This is an optimization exercise on Yosys and OpenROAD, whose aim is small area, a short achievable clock period and few clock cycles, not a production implementation.
Some runs may be left out. An edit can pass the tests and still lose a function that they never use.
No functional check of the RTL was part of any run shown here.

==> flow/design.v, too long to show whole: its modules and the start of the top module <==
// module convolution: 2507 lines
// module conv_fa: 4 lines
// module conv_ha: 4 lines
// module L1: 41 lines
// module CONV: 157 lines
module  CONV(
	input		  clk,
	input		  reset,
	output		  busy,
	input		  ready,
	output [11:0] iaddr,
	input  [19:0] idata,
	output	 	  cwr,
	output [11:0] caddr_wr,
	output [19:0] cdata_wr,
	output	 	  crd,
	output [11:0] caddr_rd,
	input  [19:0] cdata_rd,
	output [ 2:0] csel
	);
  // ...
==> flow/flow/run.sh <==
#!/bin/bash
# The standard layout (standard.sh), with two changes to how it is made; the
# constraints are unchanged:
#  - repair_timing aims for 8.4 ns of setup slack at the design's clock period;
#  - the port buffers that buffer_ports inserts on every input and output are buf_1 cells (repair_timing may upsize them).
# Each tool's output is in orfs/logs/; make's own output is in make.log.
set -euo pipefail
bash standard.sh SETUP_SLACK_MARGIN=8.4 "BUFFER_PORTS_ARGS=-buffer_cell sky130_fd_sc_hd__buf_1" finish > make.log 2>&1
==> flow/standard.sh <==
#!/bin/bash
# synth_recipe.tcl (not shown) runs the flow's synth.tcl, then flattens the netlist and writes it again
# the make line also repeats each setting of config.mk as NAME=value (left out here)
make -C /OpenROAD-flow-scripts/flow DESIGN_CONFIG=/design/flow/config.mk WORK_HOME=/design/flow/orfs CLKGATE_MAP_FILE= SYNTH_SCRIPT=/design/flow/synth_recipe.tcl "${@:-finish}"
==> flow/config.mk <==
export PLATFORM = sky130hd
export DESIGN_NAME = CONV
export DESIGN_NICKNAME = CONV
export VERILOG_FILES = /design/flow/design.v
export SDC_FILE = /design/flow/constraint.sdc
export NUM_CORES = 4
export LEC_CHECK = 0
export CAP_MARGIN = 20
export CORE_MARGIN = 2
export CORE_UTILIZATION = 65
export CTS_BUF_LIST = sky130_fd_sc_hd__clkbuf_16
export CTS_CLUSTER_DIAMETER = 80
export CTS_CLUSTER_SIZE = 30
export PLACE_DENSITY = 0.75
export SLEW_MARGIN = 20
export SYNTH_HIERARCHICAL = 1
export SYNTH_MINIMUM_KEEP_SIZE = 0
==> flow/constraint.sdc <==
create_clock -name core_clock -period 12.0 [get_ports {clk}]
set_input_delay 2.4000 -clock core_clock [delete_from_list [all_inputs] [get_ports {clk}]]
set_output_delay 2.4000 -clock core_clock [all_outputs]
set_load 0.01 [all_outputs]
Figure 1. Signal wires on met2 (run 1).
Drawn at 3 px/um.
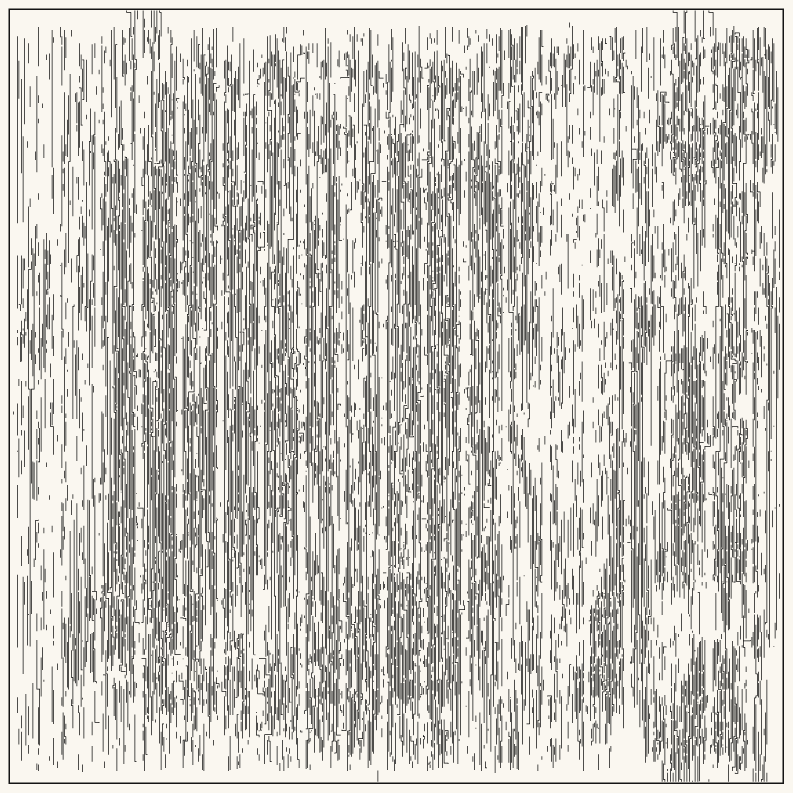
- nets with wire on the layer: 3,662
- longest straight run: 121 um
GR Util met2: 0.604
Final Routed Wirelength: 126,000 um
DR vias: 23,000

Figure 2. Cell sizes after repair (run 1).
Drawn at 2 px/um.
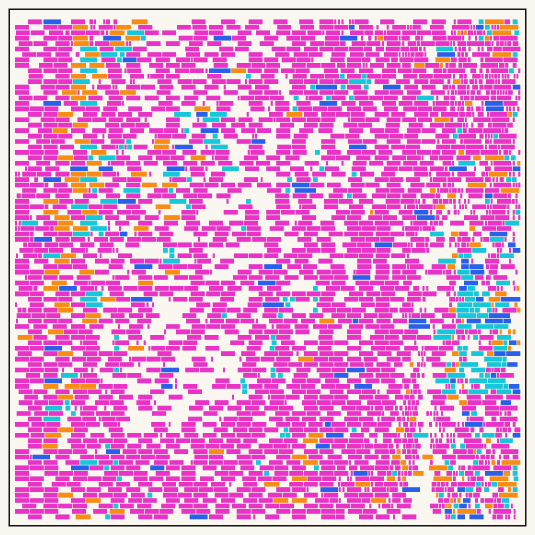
- x2: orange (cells 176)
- x1 and smaller: magenta (cells 2,478)
- x6 and larger: blue (cells 98)
- x3 and x4: cyan (cells 218)
Setup WS post-layout: 8.00 ns
P&R area growth vs syn: 11.3%
nonclk buf count: 213
Finished Cell Area: 46,500 um2

Figure 3. Gate-type map (run 1).
Drawn at 2 px/um.
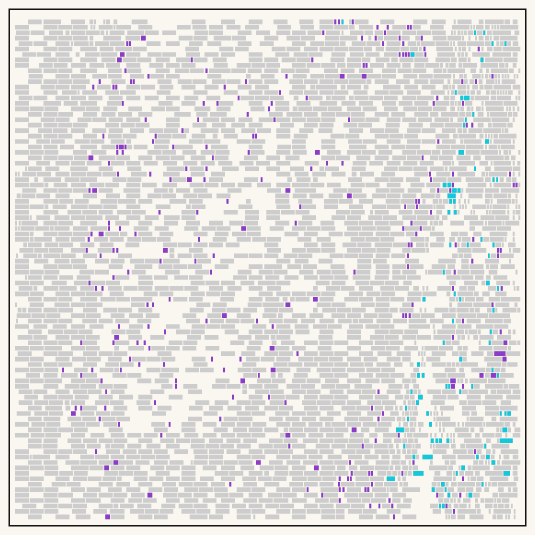
- nor cells: cyan (cells 90; most used nor2_1; where a column on the right)
- inv cells: purple (cells 274; most used inv_1; where all over the die)
commonest non-fill, non-tap cell in the layout: fa_1
multi-input gate share of total cell area: 0.530
non-filler cells, final: 3,816

==> flow_summary.toml, run 1 <==
[status]
status = "timing/DRC/antenna clean"

[placement]
placed_cells = 3642
post_dp_cell_area_um2 = 43100
place_ws_ns = 6.32
dp_hpwl_um = 102000
gp_congestion = 1.10
io_buffers = 102

[setup_path]
required_ns = 12.57
cp_slowest_stage_delay_ns = 0.59
crit_buf_inv = 3
startpoint_type = "input port"
crit_arrival_ns = 4.56
r2r_slack_ns = 8.36
rr_worst_depth = 7
crit_fanout = 5
crit_cells = 10
cp_cell_sequence = "buf_8 -> inv_6 -> ha_4 -> nand3_2 -> or4_4 -> a211o_4 -> buf_6 -> and4_4 -> a32oi_4 -> o221a_4"
worst_setup_path_end_kind = "register"
crit_family = "simple AND/OR/NAND/NOR gates"
critPathKind = "in -> reg"
cpMaxStageDelayCell = "or4_4"

[sta]
hold_viol = 0
fin_setup_tns_ns = 0
slew_violations = 0
period_minus_slack_ns = 4.00
clock-skew-final_ns = 0.0302
rsz0062_at_grt = "true"
slew_headroom = 0.273
setup_violations = 0
tightest_slew_ns = 1.09
max_freq_mhz = 250
min_period_over_period = 0.333

[clock_network]
cts_root_buffer = "clkbuf_16"
clkLatencyLatePin_ns = 0.62
cts_max_path_buffers = 3
cts_tree = "built"
htreeDepth = 2
cts-buffers-inserted = 41
cts_sinks = 800
clk_pin_slew_ns = 0.11
postCtsHoldBufs = 0

[cells_and_area]
drive_gt1_frac = 0.166
nets = 4059
mostFrequentLayoutCells = "970 x fa_1, 619 x dfxtp_1, 227 x inv_1, 134 x nand2_1, 95 x buf_4"
num_antenna_cells = 0
largest_register_ffs = 460

[route]
wl_per_cell_um = 33.0
drc_errors = 0
via_per_inst = 6.02
drt_iter0_drc = 2546
firstDrtPassIters = 5
final_antenna_net_count = 0

[grt]
gr-total-overflow = 0
grt_pass1_wl_um = 181000
grt_pass1_vias = 25900
grt_max_degree = 41
grtUsageMet3 = 0.153
antenna_found_initial = 7
use_met1 = 0.524
top_usage_layer = "met2"
track_usage = 0.397

[floorplanning]
start_util = 0.660
core_um2 = 63300
die_y_um = 258
ios = 105
rows = 92
dieArea_um2 = 66300
die_w_um = 258

[synth]
synth_commonest_cells = "979 x fa_1, 743 x dfxtp_1, 274 x inv_1"
ys_warn_count = 11
netlist.area_leader.share = 0.469
syn_nets = 3848
synthXorXnorAreaFrac = 0.00902
ys_ff_latch = 800
synth-adder-area-share = 0.497
yosysSeqAreaShare = 0.390
yosys.area_share.simple = 0.0402
async_flop_share = 0.0713
yosys.area.top_type = "fa_1"
ys.flop_type = "dfxtp_1"
synthesis.area_um2 = 41800
synth-edff-count = 0
synth_top_family_by_area = "adder cells"
syn_inst = 2735
synth_mux_area_frac = 0.00180
yosys-top-cells-area = "fa_1 47%, dfxtp_1 36%, dfrtp_1 3.4%, ha_1 2.7%, inv_1 2.5%"
yosysMostFrequentCell = "fa_1"
synth_compound_area_frac = 0.0301
ys_types = 86
syn_area_per_cell_um2 = 15.3

[job]
maxCapViolCount = 0

[hold_path]
whs_path_depth = 0
hp-class = "reg -> reg"
-- run 1: metrics by stage --
stage / util / hold slack, ns
after floorplan: - / 0.310
after global placement: 0.681 / 0.310
after detailed placement: 0.681 / 0.312
after CTS: 0.726 / 0.327
after global routing: 0.734 / 0.326
final: 0.734 / 0.317
-- run 1: layer usage --
layer	wire length, um	up-vias
met4	6120	10
met3	16400	328
li1	-	8946
met2	57000	1499
met5	62	-
met1	46200	12200
-- run 1: final cells by class --
class / count / area, um2
clock buffers: 43 / 1080
repair buffers: 213 / 1570
flip-flops and latches: 800 / 16600
well taps: 846 / 1060
clock inverters: 24 / 385
inverters: 274 / 1180
multi-input cells: 1616 / 24600
fillers: 3895 / 16800
-- run 1: timing repair --
action	CTS	global route
pin swaps	9	19
resized for setup	214	129
endpoints found under the setup margin	173	108
cloned	4	0
setup buffers	84	19
hold endpoints to repair	0	0
## Run 2: what changed since run 1
--- a/flow/design.v
+++ b/flow/design.v
@@ -2530,12 +2530,13 @@
 reg        crd_r, rd_d;
 reg [ 2:0] qd;          
+reg [19:0] rd_q;
 reg [11:0] q;           
 reg signed [19:0] r1, r2;
-wire signed [19:0] d = cdata_rd;    
+wire signed [19:0] d = rd_q;
 wire signed [19:0] mx = (r2 > d) ? r2 : d;
 assign crd = crd_r;
 assign caddr_rd = {q[11:9], q[3], q[0], q[1], q[8:4], q[2]};
 assign wr  = rd_d && (qd[2:1] == 2'd3);    
-assign val = r1;
+assign val = mx;
 assign addr = {q[11:9], q[3], qd[0], q[8:4]};
 assign last = (q[11:3] == 9'h1ff) && qd[0];
@@ -2552,5 +2553,6 @@
 end
 always @(posedge clk) begin
-	r1 <= (q[2:1] == 2'd0) ? d : mx;    
+	rd_q <= cdata_rd;    
+	r1 <= (qd[2:1] == 2'd0) ? d : mx;    
 	r2 <= r1;
 end
@@ -2576,6 +2578,5 @@
 reg        zc_r;       
 reg        prv_r;      
-reg [11:0] rx_r;       
-wire [11:0] ra_r = rx_r ^ 12'hfc0;
+reg [11:0] ra_r;       
 reg [ 3:0] rr_r;       
 reg        rv_r;       
@@ -2591,5 +2592,5 @@
 		zc_r      <= 1'b1;
 		prv_r     <= 1'b0;
-		rx_r      <= 12'd0;       
+		ra_r      <= 12'd0;       
 		rr_r      <= 4'd0;
 		rv_r      <= 1'b0;
@@ -2606,14 +2607,15 @@
 			if (rlast) begin
 				rr_r  <= 4'd0;
-				prv_r <= !zc_r || (ra_r[11:6] == 6'd63 && pool_on);
+				prv_r <= !zc_r || (ra_r[11:6] == 6'd0 && pool_on);
 				if (zc_r) begin
 					zc_r <= 1'b0;
-					rv_r <= (ra_r[11:6] != 6'd63);
+					ra_r <= ra_r - 12'd64;            
+					rv_r <= (ra_r[11:6] != 6'd0);
 				end else if (ra_r[5:0] == 6'd63) begin
 					zc_r <= 1'b1;
 					rv_r <= 1'b0;
-					rx_r <= (ra_r - 12'd127) ^ 12'hfc0;    
+					ra_r <= ra_r - 12'd63;            
 				end else begin
-					rx_r <= (ra_r - 12'd575) ^ 12'hfc0;    
+					ra_r <= ra_r - 12'd575;           
 					rv_r <= (ra_r[11:6] != 6'd8);
 				end
@@ -2621,5 +2623,5 @@
 				rr_r <= rr_r + 4'd1;
 				if (!zc_r) begin
-					rx_r <= (ra_r + 12'd64) ^ 12'hfc0;
+					ra_r <= ra_r + 12'd64;
 					rv_r <= !(rr_r == 4'd8 && ra_r[11:6] == 6'd63);
 				end
@@ -2698,5 +2700,5 @@
 always @(posedge clk or posedge reset) begin
 	if (reset) pool_on <= 1'b0;
-	else if (l0_next && wa_r == 12'd449) pool_on <= 1'b1;    
+	else if (l0_next && wa_r == 12'd448) pool_on <= 1'b1;    
 end
 L1 u_pool (
Figure 4. I/O pins on the die edge (run 2).
Drawn at 2 px/um. Pins as bars across the die edge, other pins in grey.
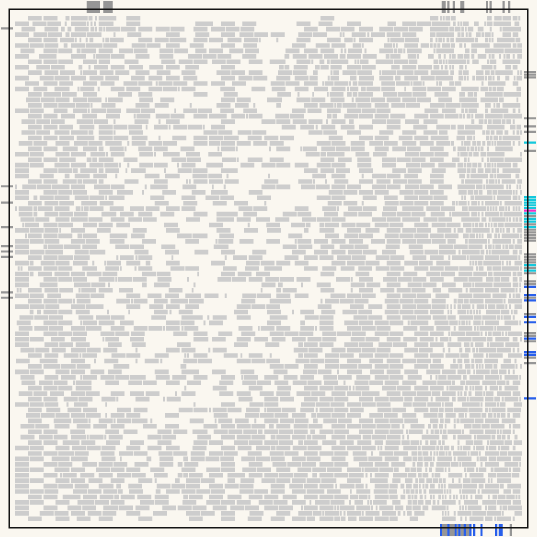
- `cdata_rd`: blue (pins 20; direction input; edge 11 bottom, 9 right)
- `caddr_wr`: cyan (pins 12; direction output; edge right)
- `reset`: magenta (pins 1; direction input; edge right)
- all pins by edge: 51 right, 23 bottom, 22 top, 9 left
die width: 258 um
die span in y: 258 um
PortBufs: 102

Figure 5. Cell sizes after repair (run 2).
Drawn at 2 px/um.
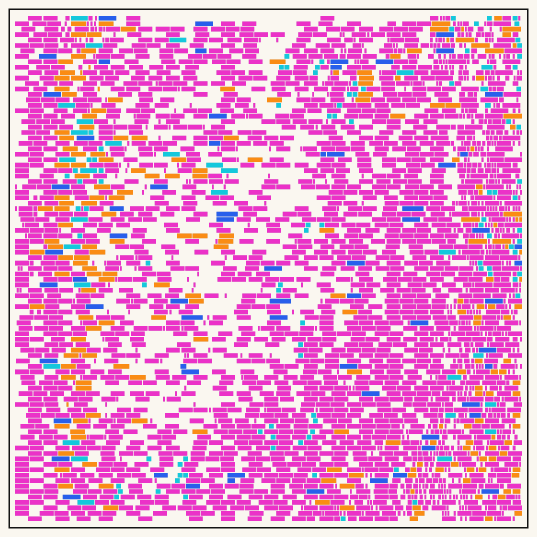
- x6 and larger: blue (cells 65)
- x1 and smaller: magenta (cells 2,534)
- x3 and x4: cyan (cells 125)
- x2: orange (cells 212)
nonclk buf count: 176
Setup WS post-layout: 8.37 ns
Finished Cell Area: 45,700 um2
P&R area growth vs syn: 8.65%

Figure 6. Gate-type map (run 2).
Drawn at 2 px/um.
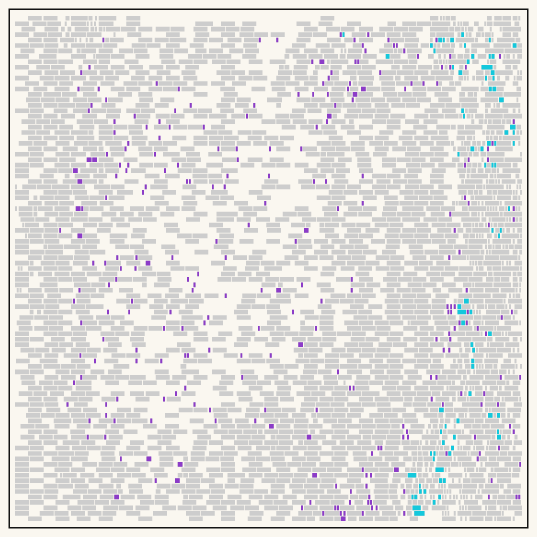
- inv cells: purple (cells 274; most used inv_1; where all over the die)
- nor cells: cyan (cells 81; most used nor2_1; where a column on the right)
non-filler cells, final: 3,793
multi-input gate share of total cell area: 0.529

Figure 7. Signal wires on met2 (run 2).
Drawn at 3 px/um.
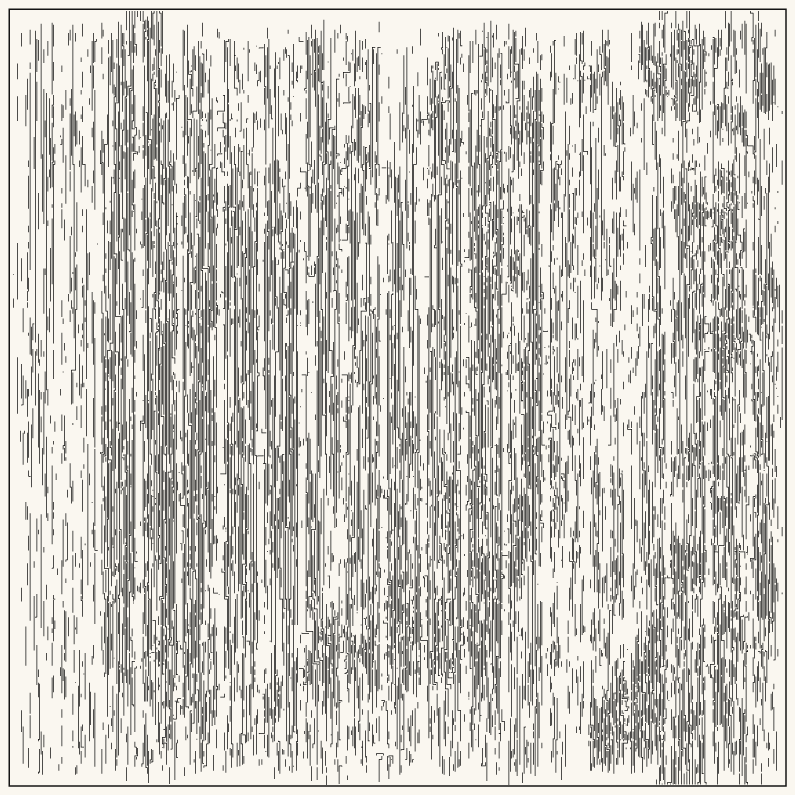
- wire length on this layer: 56.1 mm
- share of all routed wire: 44%
- longest straight run: 117 um
- main direction: vertical
DR vias: 22,500
Final Routed Wirelength: 127,000 um
GR Util met2: 0.587

==> run 2 against run 1 <==
  * Still clean on timing, DRC and antenna
  * Synthesized cell count barely moved
  * Critical path depth fell by 3
  * Via count fell by 2.1%
  * Worst setup slack improved by 0.37 ns
  * Hold slack improved by 0.011 ns
  * Die area rose by 0.73%
  * Maximum frequency rose by 10%
  * Register-to-register slack barely moved
  * Highest routed layer unchanged
==> flow_summary.toml, run 2 <==
[setup_path]
crit_top_cell = "fa_1"
crit_family = "adder cells"
worst_setup_path_end_kind = "register"
rr_worst_depth = 7
startpoint_type = "register"
cp_slowest_stage_delay_ns = 0.72
crit_arrival_ns = 4.20
crit_fanout = 4
crit_cells = 7
cpMaxStageDelayCell = "fa_1"
critPathKind = "reg -> reg"
required_ns = 12.57
r2r_slack_ns = 8.37
crit_buf_inv = 2
cp_cell_sequence = "clkinvlp_4 -> buf_4 -> fa_1 -> fa_1 -> fa_1 -> fa_1 -> fa_1"

[synth]
synthesis.area_um2 = 42100
syn_inst = 2733
netlist.area_leader.share = 0.466
syn_area_per_cell_um2 = 15.4
ys_ff_latch = 820
synth-edff-count = 0
yosysSeqAreaShare = 0.397
yosysMostFrequentCell = "fa_1"
yosys.area.top_type = "fa_1"
synth_commonest_cells = "979 x fa_1, 763 x dfxtp_1, 274 x inv_1"
ys_warn_count = 11
ys_types = 76
ys.flop_type = "dfxtp_1"
async_flop_share = 0.0695
syn_nets = 3846
yosys-top-cells-area = "fa_1 47%, dfxtp_1 36%, dfrtp_1 3.3%, ha_1 2.7%, inv_1 2.4%"

[cells_and_area]
final_common_cell = "fa_1"
final_core_util = 0.712
largest_register_ffs = 460
mostFrequentLayoutCells = "960 x fa_1, 637 x dfxtp_1, 249 x inv_1, 133 x nand2_1, 104 x dfxtp_2"
drive_gt1_frac = 0.137
nets = 4026

[route]
final_antenna_net_count = 0
wl_met3_um = 16400
wl_per_cell_um = 33.5
wl_met1_um = 49900
highest-signal-layer = "met5"
drt_iter0_drc = 2402
via_per_inst = 5.93
firstDrtPassIters = 5
met2WireLength_um = 56100
drc_errors = 0

[hold_path]
hp-class = "reg -> reg"
whs_path_depth = 0

[grt]
gr-total-overflow = 0
grt_pass1_wl_um = 181000
grt_pass1_vias = 25300
antenna_found_initial = 9
track_usage = 0.397
grt_max_degree = 42

[job]
maxCapViolCount = 0

[sta]
min_period_over_period = 0.302
slew_headroom = 0.405
period_minus_slack_ns = 3.63
clock-skew-final_ns = 0.0448
rsz0062_at_grt = "true"
max_freq_mhz = 276
holdWs_ns = 0.327
tightest_slew_ns = 0.893
hold_viol = 0
fin_setup_tns_ns = 0
setup_violations = 0
slew_violations = 0

[clock_network]
htreeDepth = 2
cts_sinks = 820
cts_root_buffer = "clkbuf_16"
cts_tree = "built"
postCtsHoldBufs = 0
cts-buffers-inserted = 41
clk_pin_slew_ns = 0.11
cts_max_path_buffers = 3
clkLatencyLatePin_ns = 0.63

[placement]
dp_hpwl_um = 107000
place_ws_ns = 7.79
gp_congestion = 1.07
placed_cells = 3655
post_dp_cell_area_um2 = 43400

[floorplanning]
ios = 105
core_um2 = 64200
rows = 93
start_util = 0.655
dieArea_um2 = 66800

[status]
status = "timing/DRC/antenna clean"
-- run 2: kinds of logic after synthesis --
| kind of cell | count (synthesis) | synth area share |
|---|---|---|
| AO/OA/AOI/OAI | 135 | 0.0222 |
| XOR/XNOR | 43 | 0.00895 |
| adder cells (fa/ha/maj) | 1070 | 0.493 |
| buffers and inverters | 313 | 0.0301 |
| flip-flops | 820 | 0.397 |
| multiplexers | 46 | 0.0124 |
| other | 2 | 0.000178 |
| AND/OR/NAND/NOR | 304 | 0.0366 |
-- run 2: final cells by class --
| type | instances | area, um2 |
|---|---|---|
| Timing Repair Buffer | 176 | 1000 |
| Fill cell | 3993 | 18500 |
| Tap cell | 855 | 1070 |
| Clock buffer | 42 | 1050 |
| Multi-Input combinational cell | 1600 | 24200 |
| Sequential cell | 820 | 16900 |
| Antenna cell | 2 | 5.00 |
| Clock inverter | 24 | 360 |
| Inverter | 274 | 1110 |
-- run 2: timing repair --
action                                  CTS  global route
setup buffers                            57            13
resized for setup                       117           102
endpoints found under the setup margin  153            97
-- run 2: routing by layer --
metal / vias up / track usage
li1: 8790 / -
met1: 12000 / 0.544
met2: 1371 / 0.587
met3: 283 / 0.165
met4: 6 / 0.120
met5: - / 0
## Run 3: what changed since run 2
--- a/flow/config.mk
+++ b/flow/config.mk
@@ -9,5 +9,5 @@
 export CORE_MARGIN = 2
 export CORE_UTILIZATION = 65
-export CTS_BUF_LIST = sky130_fd_sc_hd__clkbuf_16
+export CTS_BUF_LIST = sky130_fd_sc_hd__clkbuf_8 sky130_fd_sc_hd__clkbuf_16
 export CTS_CLUSTER_DIAMETER = 80
 export CTS_CLUSTER_SIZE = 30
Figure 8. I/O pins on the die edge (run 3).
Drawn at 2 px/um. Pins as bars across the die edge, other pins in grey.
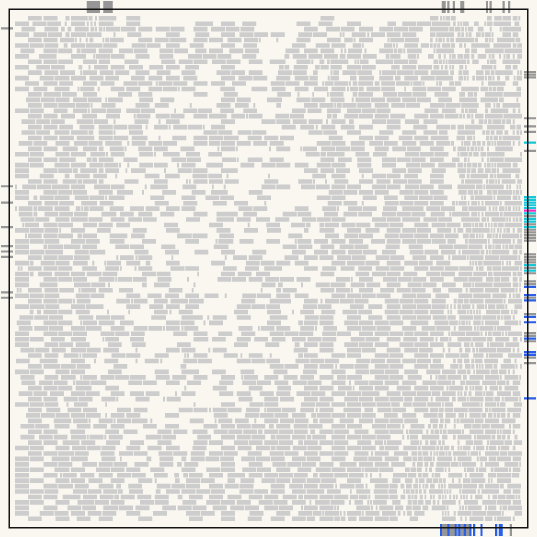
- `reset`: magenta (pins 1; direction input; edge right)
- `cdata_rd`: blue (pins 20; direction input; edge 11 bottom, 9 right)
- `caddr_wr`: cyan (pins 12; direction output; edge right)

Figure 9. Signal wires on met2 (run 3).
Drawn at 3 px/um.
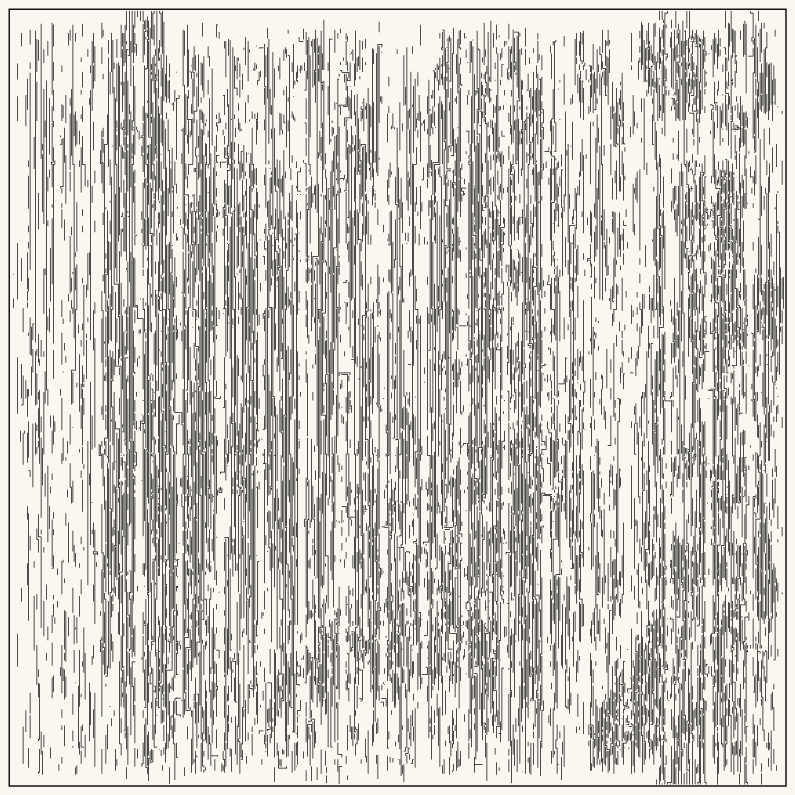
- share of all routed wire: 44%
- main direction: vertical
DR vias: 22,700
GR Util met2: 0.594

Figure 10. Gate-type map (run 3).
Drawn at 2 px/um.
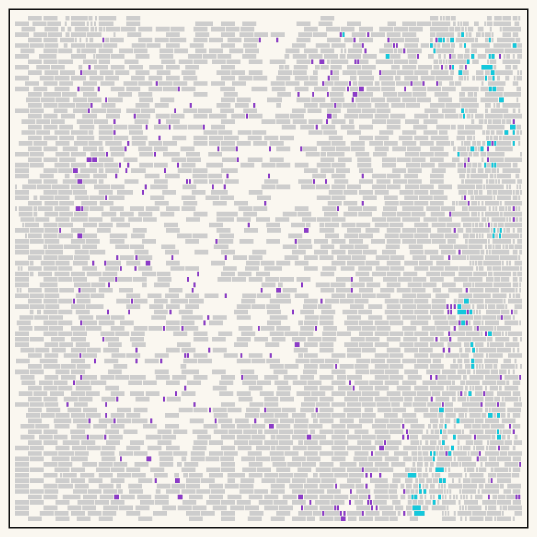
- nor cells: cyan (cells 81; most used nor2_1; where a column on the right)
- inv cells: purple (cells 274; most used inv_1; where all over the die)
multi-input gate share of total cell area: 0.529
non-filler cells, final: 3,792

Figure 11. Cell sizes after repair (run 3).
Drawn at 2 px/um.
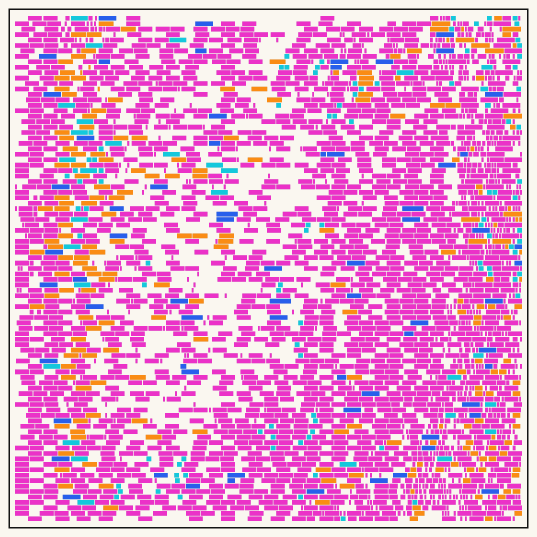
- x6 and larger: blue (cells 67)
- x1 and smaller: magenta (cells 2,528)
- x2: orange (cells 216)
- x3 and x4: cyan (cells 126)
Setup WS post-layout: 8.33 ns
Finished Cell Area: 45,800 um2
nonclk buf count: 177
P&R area growth vs syn: 8.72%

==> run 3 against run 2 <==
  * Critical path type unchanged
  * First-iteration DRC count grew 12%
  * Clock skew grew 0.0084 ns
  * Critical path depth shrank 1
  * Utilization is essentially flat
  * Worst setup slack lost 0.043 ns
  * Synthesized area is the same
  * Still clean on timing, DRC and antenna
  * Die area is the same
  * Cell count is essentially flat
  * Via count grew 0.80%
  * Highest routed layer unchanged
==> flow_summary.toml, run 3 <==
[route]
via_per_inst = 5.98
totalWireLength_um = 129000
firstDrtPassIters = 7
drt_iter0_drc = 2701
final_antenna_net_count = 0
drc_errors = 0
wl_per_cell_um = 33.9

[cells_and_area]
drive_gt1_frac = 0.139
nonClkBufAreaFrac = 0.0220
clock_buffer_count = 44
seq_share = 0.370
mostFrequentLayoutCells = "959 x fa_1, 634 x dfxtp_1, 250 x inv_1, 133 x nand2_1, 107 x dfxtp_2"
final_common_cell = "fa_1"
multi_input_area_um2 = 24200
nets = 4027
area_dominant_class = "multi-input combinational cells"
fill_cells = 3979
inverters_excl_clock = 274
layout.area.seq_um2 = 16900
clock_area_frac = 0.0313
seq_cells = 820
largest_register_ffs = 460
num-multi-input-gates = 1600
num_antenna_cells = 0

[setup_path]
crit_arrival_ns = 4.19
critPathKind = "reg -> reg"
startpoint_type = "register"
cp_cell_sequence = "inv_1 -> fa_1 -> fa_1 -> fa_1 -> fa_1 -> fa_1"
crit_family = "adder cells"
crit_cells = 6
required_ns = 12.52
crit_top_cell = "fa_1"
cp_slowest_stage_delay_ns = 0.65
cpMaxStageDelayCell = "fa_1"
worst_setup_path_end_kind = "register"
r2r_slack_ns = 8.33
crit_buf_inv = 1
rr_worst_depth = 6
crit_fanout = 5

[synth]
synth_compound_area_frac = 0.0222
synth_mux_area_frac = 0.0124
synthXorXnorAreaFrac = 0.00895
yosysSeqAreaShare = 0.397
synth-edff-count = 0
yosys-top-cells-area = "fa_1 47%, dfxtp_1 36%, dfrtp_1 3.3%, ha_1 2.7%, inv_1 2.4%"
yosys.area.top_type = "fa_1"
yosysMostFrequentCell = "fa_1"
ys.flop_type = "dfxtp_1"
synth-adder-area-share = 0.493
syn_area_per_cell_um2 = 15.4
async_flop_share = 0.0695
syn_nets = 3846
synthesis.area_um2 = 42100
netlist.area_leader.share = 0.466
ys_warn_count = 11
yosys.area_share.simple = 0.0366
synth_top_family_by_area = "adder cells"
ys_ff_latch = 820
ys_types = 76
syn_inst = 2733
synth_commonest_cells = "979 x fa_1, 763 x dfxtp_1, 274 x inv_1"

[sta]
clock-skew-final_ns = 0.0531
slew_violations = 0
fin_setup_tns_ns = 0
setup_violations = 0
tightest_slew_ns = 0.910
holdWs_ns = 0.327
rsz0062_at_grt = "true"
min_period_over_period = 0.306
slew_headroom = 0.394
period_minus_slack_ns = 3.67
max_freq_mhz = 272
hold_viol = 0

[floorplanning]
die_w_um = 258
start_util = 0.655
core_um2 = 64200
dieArea_um2 = 66800
die_y_um = 258
rows = 93
ios = 105
tap_cells = 855

[clock_network]
cts_tree = "built"
postCtsHoldBufs = 0
clk_pin_slew_ns = 0.12
cts_root_buffer = "clkbuf_16"
cts-buffers-inserted = 41
clkLatencyLatePin_ns = 0.64
cts_max_path_buffers = 3
cts_sinks = 820
htreeDepth = 2

[grt]
top_usage_layer = "met2"
grt_max_degree = 42
gr-total-overflow = 0
antenna_found_initial = 6
grtUsageMet3 = 0.165
track_usage = 0.399
grt_pass1_vias = 25400
grt_pass1_wl_um = 181000
use_met1 = 0.543

[job]
maxCapViolCount = 0

[hold_path]
whs_path_depth = 0
hp-class = "reg -> reg"

[placement]
gp_congestion = 1.07
dp_hpwl_um = 107000
io_buffers = 102

[status]
status = "timing/DRC/antenna clean"
-- run 3: cell counts after synthesis --
No cell type changed its count.
-- run 3: metrics by stage --
step	setup slack [ns]	utilization	instances	area (um2)
final	8.33	0.712	3792	45800
after global routing	8.31	0.712	3792	45800
after CTS	8.30	0.708	3781	45500
after detailed placement	7.79	0.675	3655	43400
after global placement	7.78	0.675	3655	43300
after floorplan	8.68	-	2733	42100
-- run 3: routing by layer --
metal  vias up  share of wire
li1       8796              -
met1     12100           0.39
met2      1521           0.44
met4         2          0.038
met5         -       0.000070
met3       283           0.13
-- run 3: repair_timing --
action | in CTS | in global routing
resized for setup | 122 | 101
buffers inserted | 60 | 11
endpoints found under the setup margin | 153 | 88
cloned | 0 | 0
## Run 4: what changed since run 3
--- a/flow/config.mk
+++ b/flow/config.mk
@@ -9,7 +9,7 @@
 export CORE_MARGIN = 2
 export CORE_UTILIZATION = 65
-export CTS_BUF_LIST = sky130_fd_sc_hd__clkbuf_8 sky130_fd_sc_hd__clkbuf_16
-export CTS_CLUSTER_DIAMETER = 80
-export CTS_CLUSTER_SIZE = 30
+export CTS_BUF_LIST = sky130_fd_sc_hd__clkbuf_16
+export CTS_CLUSTER_DIAMETER = 60
+export CTS_CLUSTER_SIZE = 24
 export PLACE_DENSITY = 0.75
 export SLEW_MARGIN = 20
Figure 12. Gate-type map (run 4).
Drawn at 2 px/um.
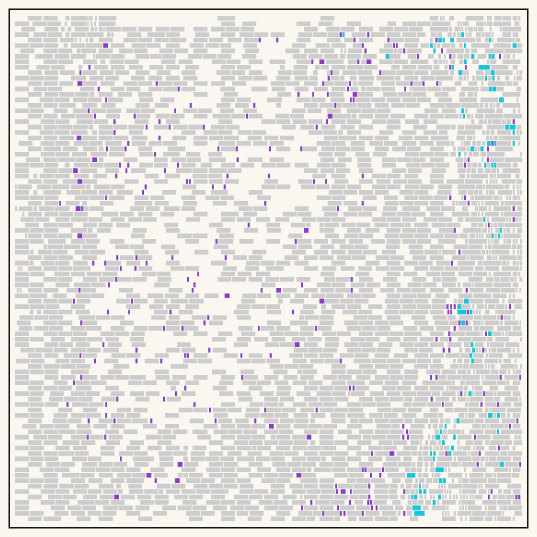
- nor cells: cyan (cells 81; most used nor2_1; where a column on the right)
- inv cells: purple (cells 274; most used inv_1; where all over the die)
multi-input gate share of total cell area: 0.526
non-filler cells, final: 3,811

Figure 13. Cell sizes after repair (run 4).
Drawn at 2 px/um.
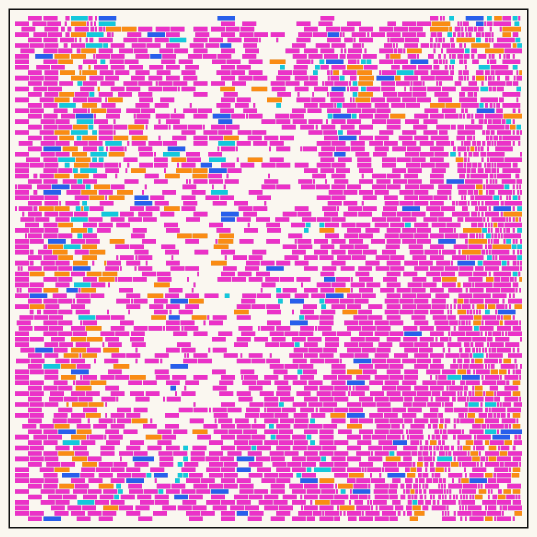
- x1 and smaller: magenta (cells 2,520)
- x2: orange (cells 223)
- x6 and larger: blue (cells 74)
- x3 and x4: cyan (cells 137)
nonclk buf count: 178
P&R area growth vs syn: 9.47%
Setup WS post-layout: 8.38 ns

Figure 14. I/O pins on the die edge (run 4).
Drawn at 2 px/um. Pins as bars across the die edge, other pins in grey.
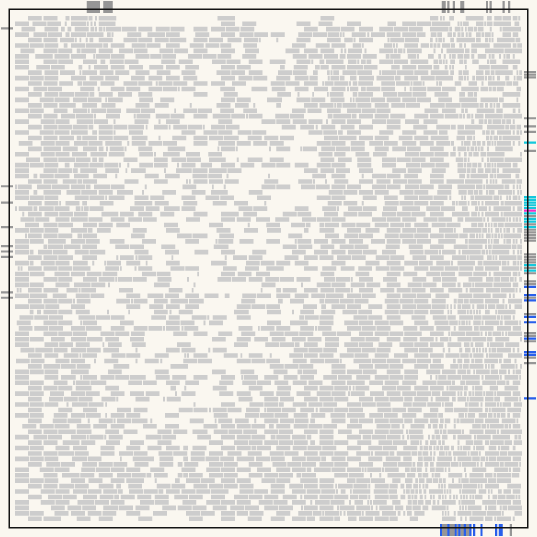
- `caddr_wr`: cyan (pins 12; direction output; edge right)
- `cdata_rd`: blue (pins 20; direction input; edge 11 bottom, 9 right)
- `reset`: magenta (pins 1; direction input; edge right)
- all pins by edge: 51 right, 23 bottom, 22 top, 9 left

Figure 15. Signal wires on met2 (run 4).
Drawn at 3 px/um.
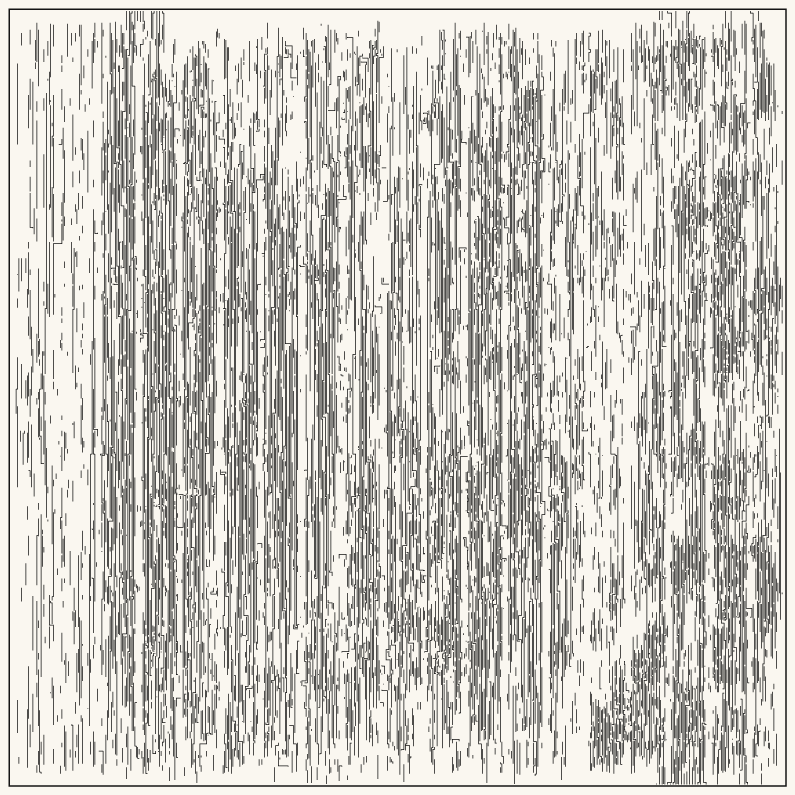
- longest straight run: 146 um
- share of all routed wire: 44%
- main direction: vertical
GR Util met2: 0.597
DR vias: 22,800

==> run 4 against run 3 <==
  * Synthesized cell count unchanged
  * Global-route usage is 0.10 points higher
  * Non-clock buffer count grew 1
  * Synthesized area unchanged
  * Flip-flop and latch count unchanged
  * Count of clock-buffer cells in the layout grew 8
  * Die area is the same
  * Critical path type unchanged
  * Largest cell class unchanged
==> flow_summary.toml, run 4 <==
[setup_path]
critPathKind = "reg -> reg"
worst_setup_path_end_kind = "register"
crit_family = "adder cells"
startpoint_type = "register"
crit_cells = 6
crit_arrival_ns = 4.14
crit_buf_inv = 1
required_ns = 12.52
cp_slowest_stage_delay_ns = 0.67
crit_fanout = 6
rr_worst_depth = 6
cp_cell_sequence = "inv_1 -> fa_1 -> fa_1 -> fa_1 -> fa_1 -> fa_1"
crit_top_cell = "fa_1"
r2r_slack_ns = 8.38
cpMaxStageDelayCell = "fa_1"

[cells_and_area]
largest_register_ffs = 460
num-multi-input-gates = 1600
clock_area_frac = 0.0371
fill_cells = 3915
nonClkBufAreaFrac = 0.0216
multi_input_area_um2 = 24200
area_dominant_class = "multi-input combinational cells"
nets = 4038
final_core_util = 0.717
final_common_cell = "fa_1"
seq_share = 0.368
num_antenna_cells = 2
drive_gt1_frac = 0.147
layout.area.seq_um2 = 16900
inverters_excl_clock = 274
seq_cells = 820
mostFrequentLayoutCells = "950 x fa_1, 634 x dfxtp_1, 245 x inv_1, 133 x nand2_1, 103 x dfxtp_2"
clock_buffer_count = 52

[clock_network]
cts_sinks = 820
cts-buffers-inserted = 51
cts_resized = 129
postCtsHoldBufs = 0
cts_root_buffer = "clkbuf_16"
cts_max_path_buffers = 3
cts_tree = "built"
cts_setup_buffers = 58
htreeDepth = 2
clkLatencyLatePin_ns = 0.64
clk_pin_slew_ns = 0.09

[route]
final_antenna_net_count = 0
wl_per_cell_um = 33.6
drc_errors = 0
drt_iter0_drc = 2754
via_per_inst = 5.98
totalWireLength_um = 128000
firstDrtPassIters = 5

[synth]
syn_nets = 3846
netlist.area_leader.share = 0.466
synth-edff-count = 0
ys_warn_count = 11
ys_types = 76
syn_area_per_cell_um2 = 15.4
ys.flop_type = "dfxtp_1"
ys_ff_latch = 820
syn_inst = 2733
synth_commonest_cells = "979 x fa_1, 763 x dfxtp_1, 274 x inv_1"
async_flop_share = 0.0695
yosysSeqAreaShare = 0.397
synthesis.area_um2 = 42100
yosysMostFrequentCell = "fa_1"
yosys-top-cells-area = "fa_1 47%, dfxtp_1 36%, dfrtp_1 3.3%, ha_1 2.7%, inv_1 2.4%"
yosys.area.top_type = "fa_1"

[floorplanning]
tap_cells = 855
start_util = 0.655
core_um2 = 64200
dieArea_um2 = 66800
rows = 93
die_y_um = 258
ios = 105
die_w_um = 258

[grt]
track_usage = 0.400
grt_pass1_wl_um = 182000
grt_max_degree = 42
antenna_found_initial = 7
grt_pass1_vias = 25600
gr-total-overflow = 0

[sta]
min_period_over_period = 0.302
slew_headroom = 0.400
slew_violations = 0
clock-skew-final_ns = 0.0372
setup_violations = 0
tightest_slew_ns = 0.900
fin_setup_tns_ns = 0
rsz0062_at_grt = "true"
hold_viol = 0
period_minus_slack_ns = 3.62
max_freq_mhz = 276

[hold_path]
hp-class = "reg -> reg"
whs_path_depth = 0

[status]
status = "timing/DRC/antenna clean"

[placement]
dp_hpwl_um = 107000
place_ws_ns = 7.79
gp_congestion = 1.07
io_buffers = 102

[job]
maxCapViolCount = 0
## run 4: cell counts after synthesis
No cell type changed its count.
## run 4: cells by family (layout without fill, tap and decap cells)
kind of cell	count (synthesis)	count (layout)	share of synthesized area
fa+ha+maj	1070	1070	0.493
flops	820	820	0.397
buf+inv	313	534	0.0301
simple gates	304	304	0.0366
compound gates	135	135	0.0222
mux	46	46	0.0124
xor+xnor	43	43	0.00895
other cells	2	4	0.000178
## run 4: stage by stage
step	cell area, um2	hold WS, ns	instances
final	46100	0.325	3811
after global routing	46100	0.327	3809
after CTS	45800	0.324	3795
after detailed placement	43400	0.312	3655
after global placement	43300	0.310	3655
after floorplan	42100	0.310	2733
## run 4: metal layers
metal,routed length (um),track usage,vias up
met5,13,0,-
met4,5070,0.126,2
met3,16900,0.164,307
met2,56700,0.597,1486
met1,49500,0.544,12100
li1,-,-,8836
## Run 5: what changed since run 4
==> flow/flow/run.sh (replaced) <==
#!/bin/bash
# The standard layout (standard.sh), with two changes to how it is made; the
# constraints are unchanged:
#  - repair_timing aims for 8.5 ns of setup slack at the design's clock period;
#  - the port buffers that buffer_ports inserts on every input and output are buf_1 cells (repair_timing may upsize them).
# Each tool's output is in orfs/logs/; make's own output is in make.log.
set -euo pipefail
bash standard.sh SETUP_SLACK_MARGIN=8.5 "BUFFER_PORTS_ARGS=-buffer_cell sky130_fd_sc_hd__buf_1" finish > make.log 2>&1
--- a/flow/config.mk
+++ b/flow/config.mk
@@ -10,6 +10,6 @@
 export CORE_UTILIZATION = 65
 export CTS_BUF_LIST = sky130_fd_sc_hd__clkbuf_16
-export CTS_CLUSTER_DIAMETER = 60
-export CTS_CLUSTER_SIZE = 24
+export CTS_CLUSTER_DIAMETER = 80
+export CTS_CLUSTER_SIZE = 30
 export PLACE_DENSITY = 0.75
 export SLEW_MARGIN = 20
Figure 16. Gate-type map (run 5).
Drawn at 2 px/um.
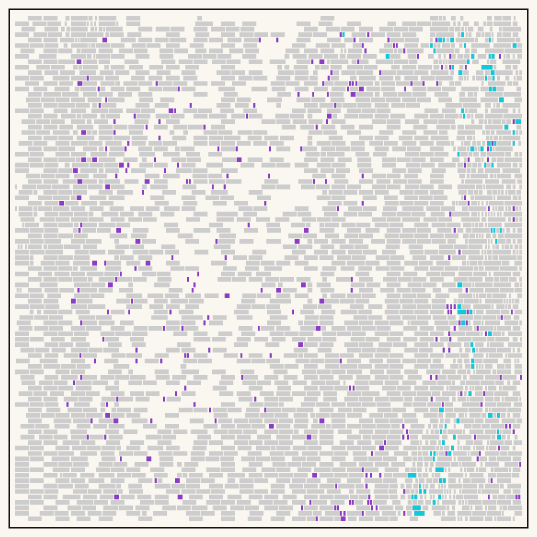
- inv cells: purple (cells 274; most used inv_1; where all over the die)
- nor cells: cyan (cells 81; most used nor2_1; where a column on the right)
multi-input gate share of total cell area: 0.520
non-filler cells, final: 3,849

Figure 17. Cell sizes after repair (run 5).
Drawn at 2 px/um.
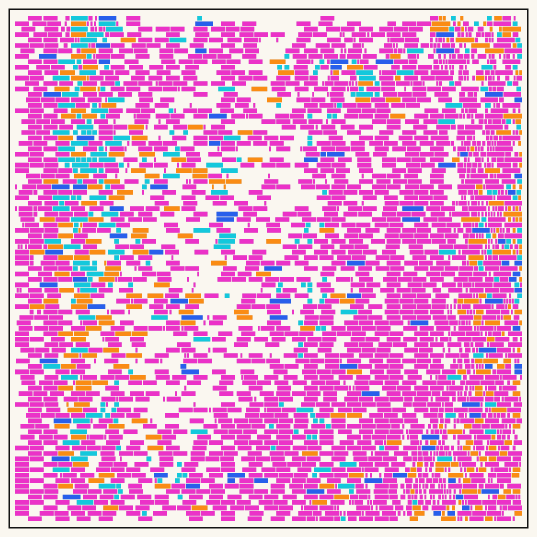
- x6 and larger: blue (cells 85)
- x3 and x4: cyan (cells 256)
- x1 and smaller: magenta (cells 2,377)
- x2: orange (cells 274)
nonclk buf count: 232
P&R area growth vs syn: 11.1%
Setup WS post-layout: 8.41 ns
Finished Cell Area: 46,700 um2

Figure 18. Signal wires on met2 (run 5).
Drawn at 3 px/um.
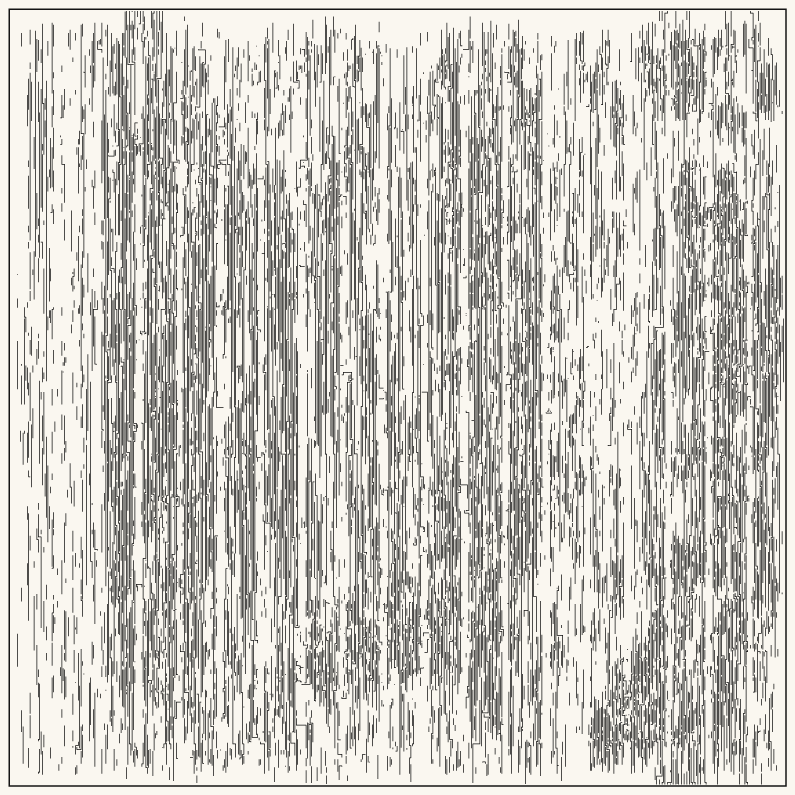
- wire length on this layer: 56.8 mm
- longest straight run: 112 um
DR vias: 23,000
GR Util met2: 0.593
Final Routed Wirelength: 130,000 um

Figure 19. I/O pins on the die edge (run 5).
Drawn at 2 px/um. Pins as bars across the die edge, other pins in grey.
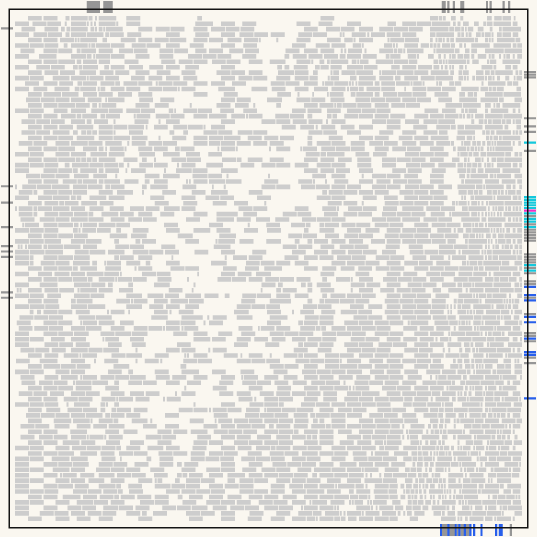
- `caddr_wr`: cyan (pins 12; direction output; edge right)
- `cdata_rd`: blue (pins 20; direction input; edge 11 bottom, 9 right)
- `reset`: magenta (pins 1; direction input; edge right)
- all pins by edge: 51 right, 23 bottom, 22 top, 9 left

==> run 5 against run 4 <==
  * Clock skew up 0.0050 ns
  * Cell area up 1.5%
  * Highest routed layer unchanged
  * Flip-flop and latch count unchanged
  * Count of clock-buffer cells in the layout down 10
  * Maximum frequency up 0.66%
  * Synthesized cell count unchanged
  * Sequential share of layout area down 0.14 points
  * Critical path type is now reg -> out
  * Critical path depth down 5
  * Global-route usage about the same
  * Utilization up 1.0 points
==> flow_summary.toml, run 5 <==
[status]
status = "timing/DRC/antenna clean"

[grt]
grt_pass1_wl_um = 182000
grtUsageMet3 = 0.170
gr-total-overflow = 0
use_met1 = 0.544
track_usage = 0.400
top_usage_layer = "met2"
grt_pass1_vias = 25500
grt_max_degree = 42
antenna_found_initial = 7

[hold_path]
hp-class = "reg -> reg"
whs_path_depth = 0

[floorplanning]
dieArea_um2 = 66800
start_util = 0.655
die_y_um = 258
rows = 93
core_um2 = 64200
die_w_um = 258
ios = 105

[sta]
rsz0062_at_grt = "true"
min_period_over_period = 0.300
fin_setup_tns_ns = 0
tightest_slew_ns = 0.896
slew_violations = 0
max_freq_mhz = 278
setup_violations = 0
period_minus_slack_ns = 3.59
clock-skew-final_ns = 0.0423
holdWs_ns = 0.323
hold_viol = 0
slew_headroom = 0.403

[synth]
syn_area_per_cell_um2 = 15.4
yosysMostFrequentCell = "fa_1"
ys.flop_type = "dfxtp_1"
synth-adder-area-share = 0.493
yosysSeqAreaShare = 0.397
synth_compound_area_frac = 0.0222
synth_top_family_by_area = "adder cells"
yosys.area_share.simple = 0.0366
yosys.area.top_type = "fa_1"
async_flop_share = 0.0695
syn_nets = 3846
ys_types = 76
synth_commonest_cells = "979 x fa_1, 763 x dfxtp_1, 274 x inv_1"
yosys-top-cells-area = "fa_1 47%, dfxtp_1 36%, dfrtp_1 3.3%, ha_1 2.7%, inv_1 2.4%"
ys_ff_latch = 820
netlist.area_leader.share = 0.466
synthesis.area_um2 = 42100
synth-edff-count = 0
ys_warn_count = 11
synth_mux_area_frac = 0.0124
synthXorXnorAreaFrac = 0.00895
syn_inst = 2733

[setup_path]
cpMaxStageDelayCell = "dfrtp_2"
crit_family = "flip-flops"
startpoint_type = "register"
crit_arrival_ns = 1.19
required_ns = 9.60
crit_fanout = 2
crit_buf_inv = 1
cp_slowest_stage_delay_ns = 0.45
crit_cells = 1
worst_setup_path_end_kind = "output port"
cp_cell_sequence = "buf_6"
r2r_slack_ns = 8.46
critPathKind = "reg -> out"
rr_worst_depth = 6

[clock_network]
cts_max_path_buffers = 3
cts_root_buffer = "clkbuf_16"
clkLatencyLatePin_ns = 0.63
postCtsHoldBufs = 0
cts_tree = "built"
cts_sinks = 820
clk_pin_slew_ns = 0.11
cts_resized = 284
cts_setup_buffers = 70
cts-buffers-inserted = 41
htreeDepth = 2

[route]
drt_iter0_drc = 2535
final_antenna_net_count = 0
via_per_inst = 5.98
drc_errors = 0
wl_per_cell_um = 33.7
firstDrtPassIters = 7

[placement]
placed_cells = 3655
post_dp_cell_area_um2 = 43400
io_buffers = 102
dp_hpwl_um = 107000
place_ws_ns = 7.79
gp_congestion = 1.07

[cells_and_area]
largest_register_ffs = 460
mostFrequentLayoutCells = "920 x fa_1, 595 x dfxtp_1, 223 x inv_1, 133 x nand2_1, 122 x buf_4"
drive_gt1_frac = 0.206
final_core_util = 0.728
final_common_cell = "fa_1"
nets = 4082

[job]
maxCapViolCount = 0
run 5: cell counts after synthesis:
Identical to the previous run, type by type.
run 5: layer usage:
metal / wire length (um) / share of wire
met1: 50100 / 0.39
met2: 56800 / 0.44
met3: 17100 / 0.13
met4: 5600 / 0.043
met5: 23 / 0.00018
run 5: logic make-up after synthesis:
group	after synthesis
DFF	820
xor gates and xnor gates	43
and+or+nand+nor	304
muxes	46
other	2
adders and majority gates	1070
buffers and inverters	313
AOI/OAI and AO/OA	135
run 5: area by class of cell:
cell class              instances  area (um2)
multi-input cells            1600       24300
clock inverters                24         360
fillers                      3850       17500
clock buffers                  42        1050
flip-flops and latches        820       17100
well taps                     855        1070
diodes                          2        5.00
inverters                     274        1200
repair buffers                232        1640

==> port drivers added, routing unchanged <==
In the flow no input, the clock included, has a driving cell. The finished layouts below were timed again as built, in two steps. Step 1 assumes that a clkbuf_16 drives the clock port and a buf_2 every other input. Step 2 adds t to the input delays and takes it off the output delays; t is the mean of the earliest and latest rising clock arrival at the registers after step 1. Input paths then give back, and output paths get back, about the clock's delay inside the block. Slacks: ideal ports / drivers / drivers and shift; pairs: ideal ports / drivers.
| run | shift t [ns] | setup slack, ns | cell pins on the clock port's net |
|---|---|---|---|
| run 1 | 0.675 | 8.004 / 8.019 / 7.343 | 1 |
| run 2 | 0.679 | 8.372 / 8.334 / 8.372 | 1 |
| run 3 | 0.678 | 8.329 / 8.329 / 8.329 | 1 |
| run 4 | 0.693 | 8.382 / 8.351 / 8.382 | 1 |
| run 5 | 0.678 | 8.405 / 8.340 / 8.465 | 1 |
After both steps every run listed still meets setup and hold. For run 1, which loses most, drivers alone change the setup slack by +0.015 ns; drivers and shift together by -0.661 ns.
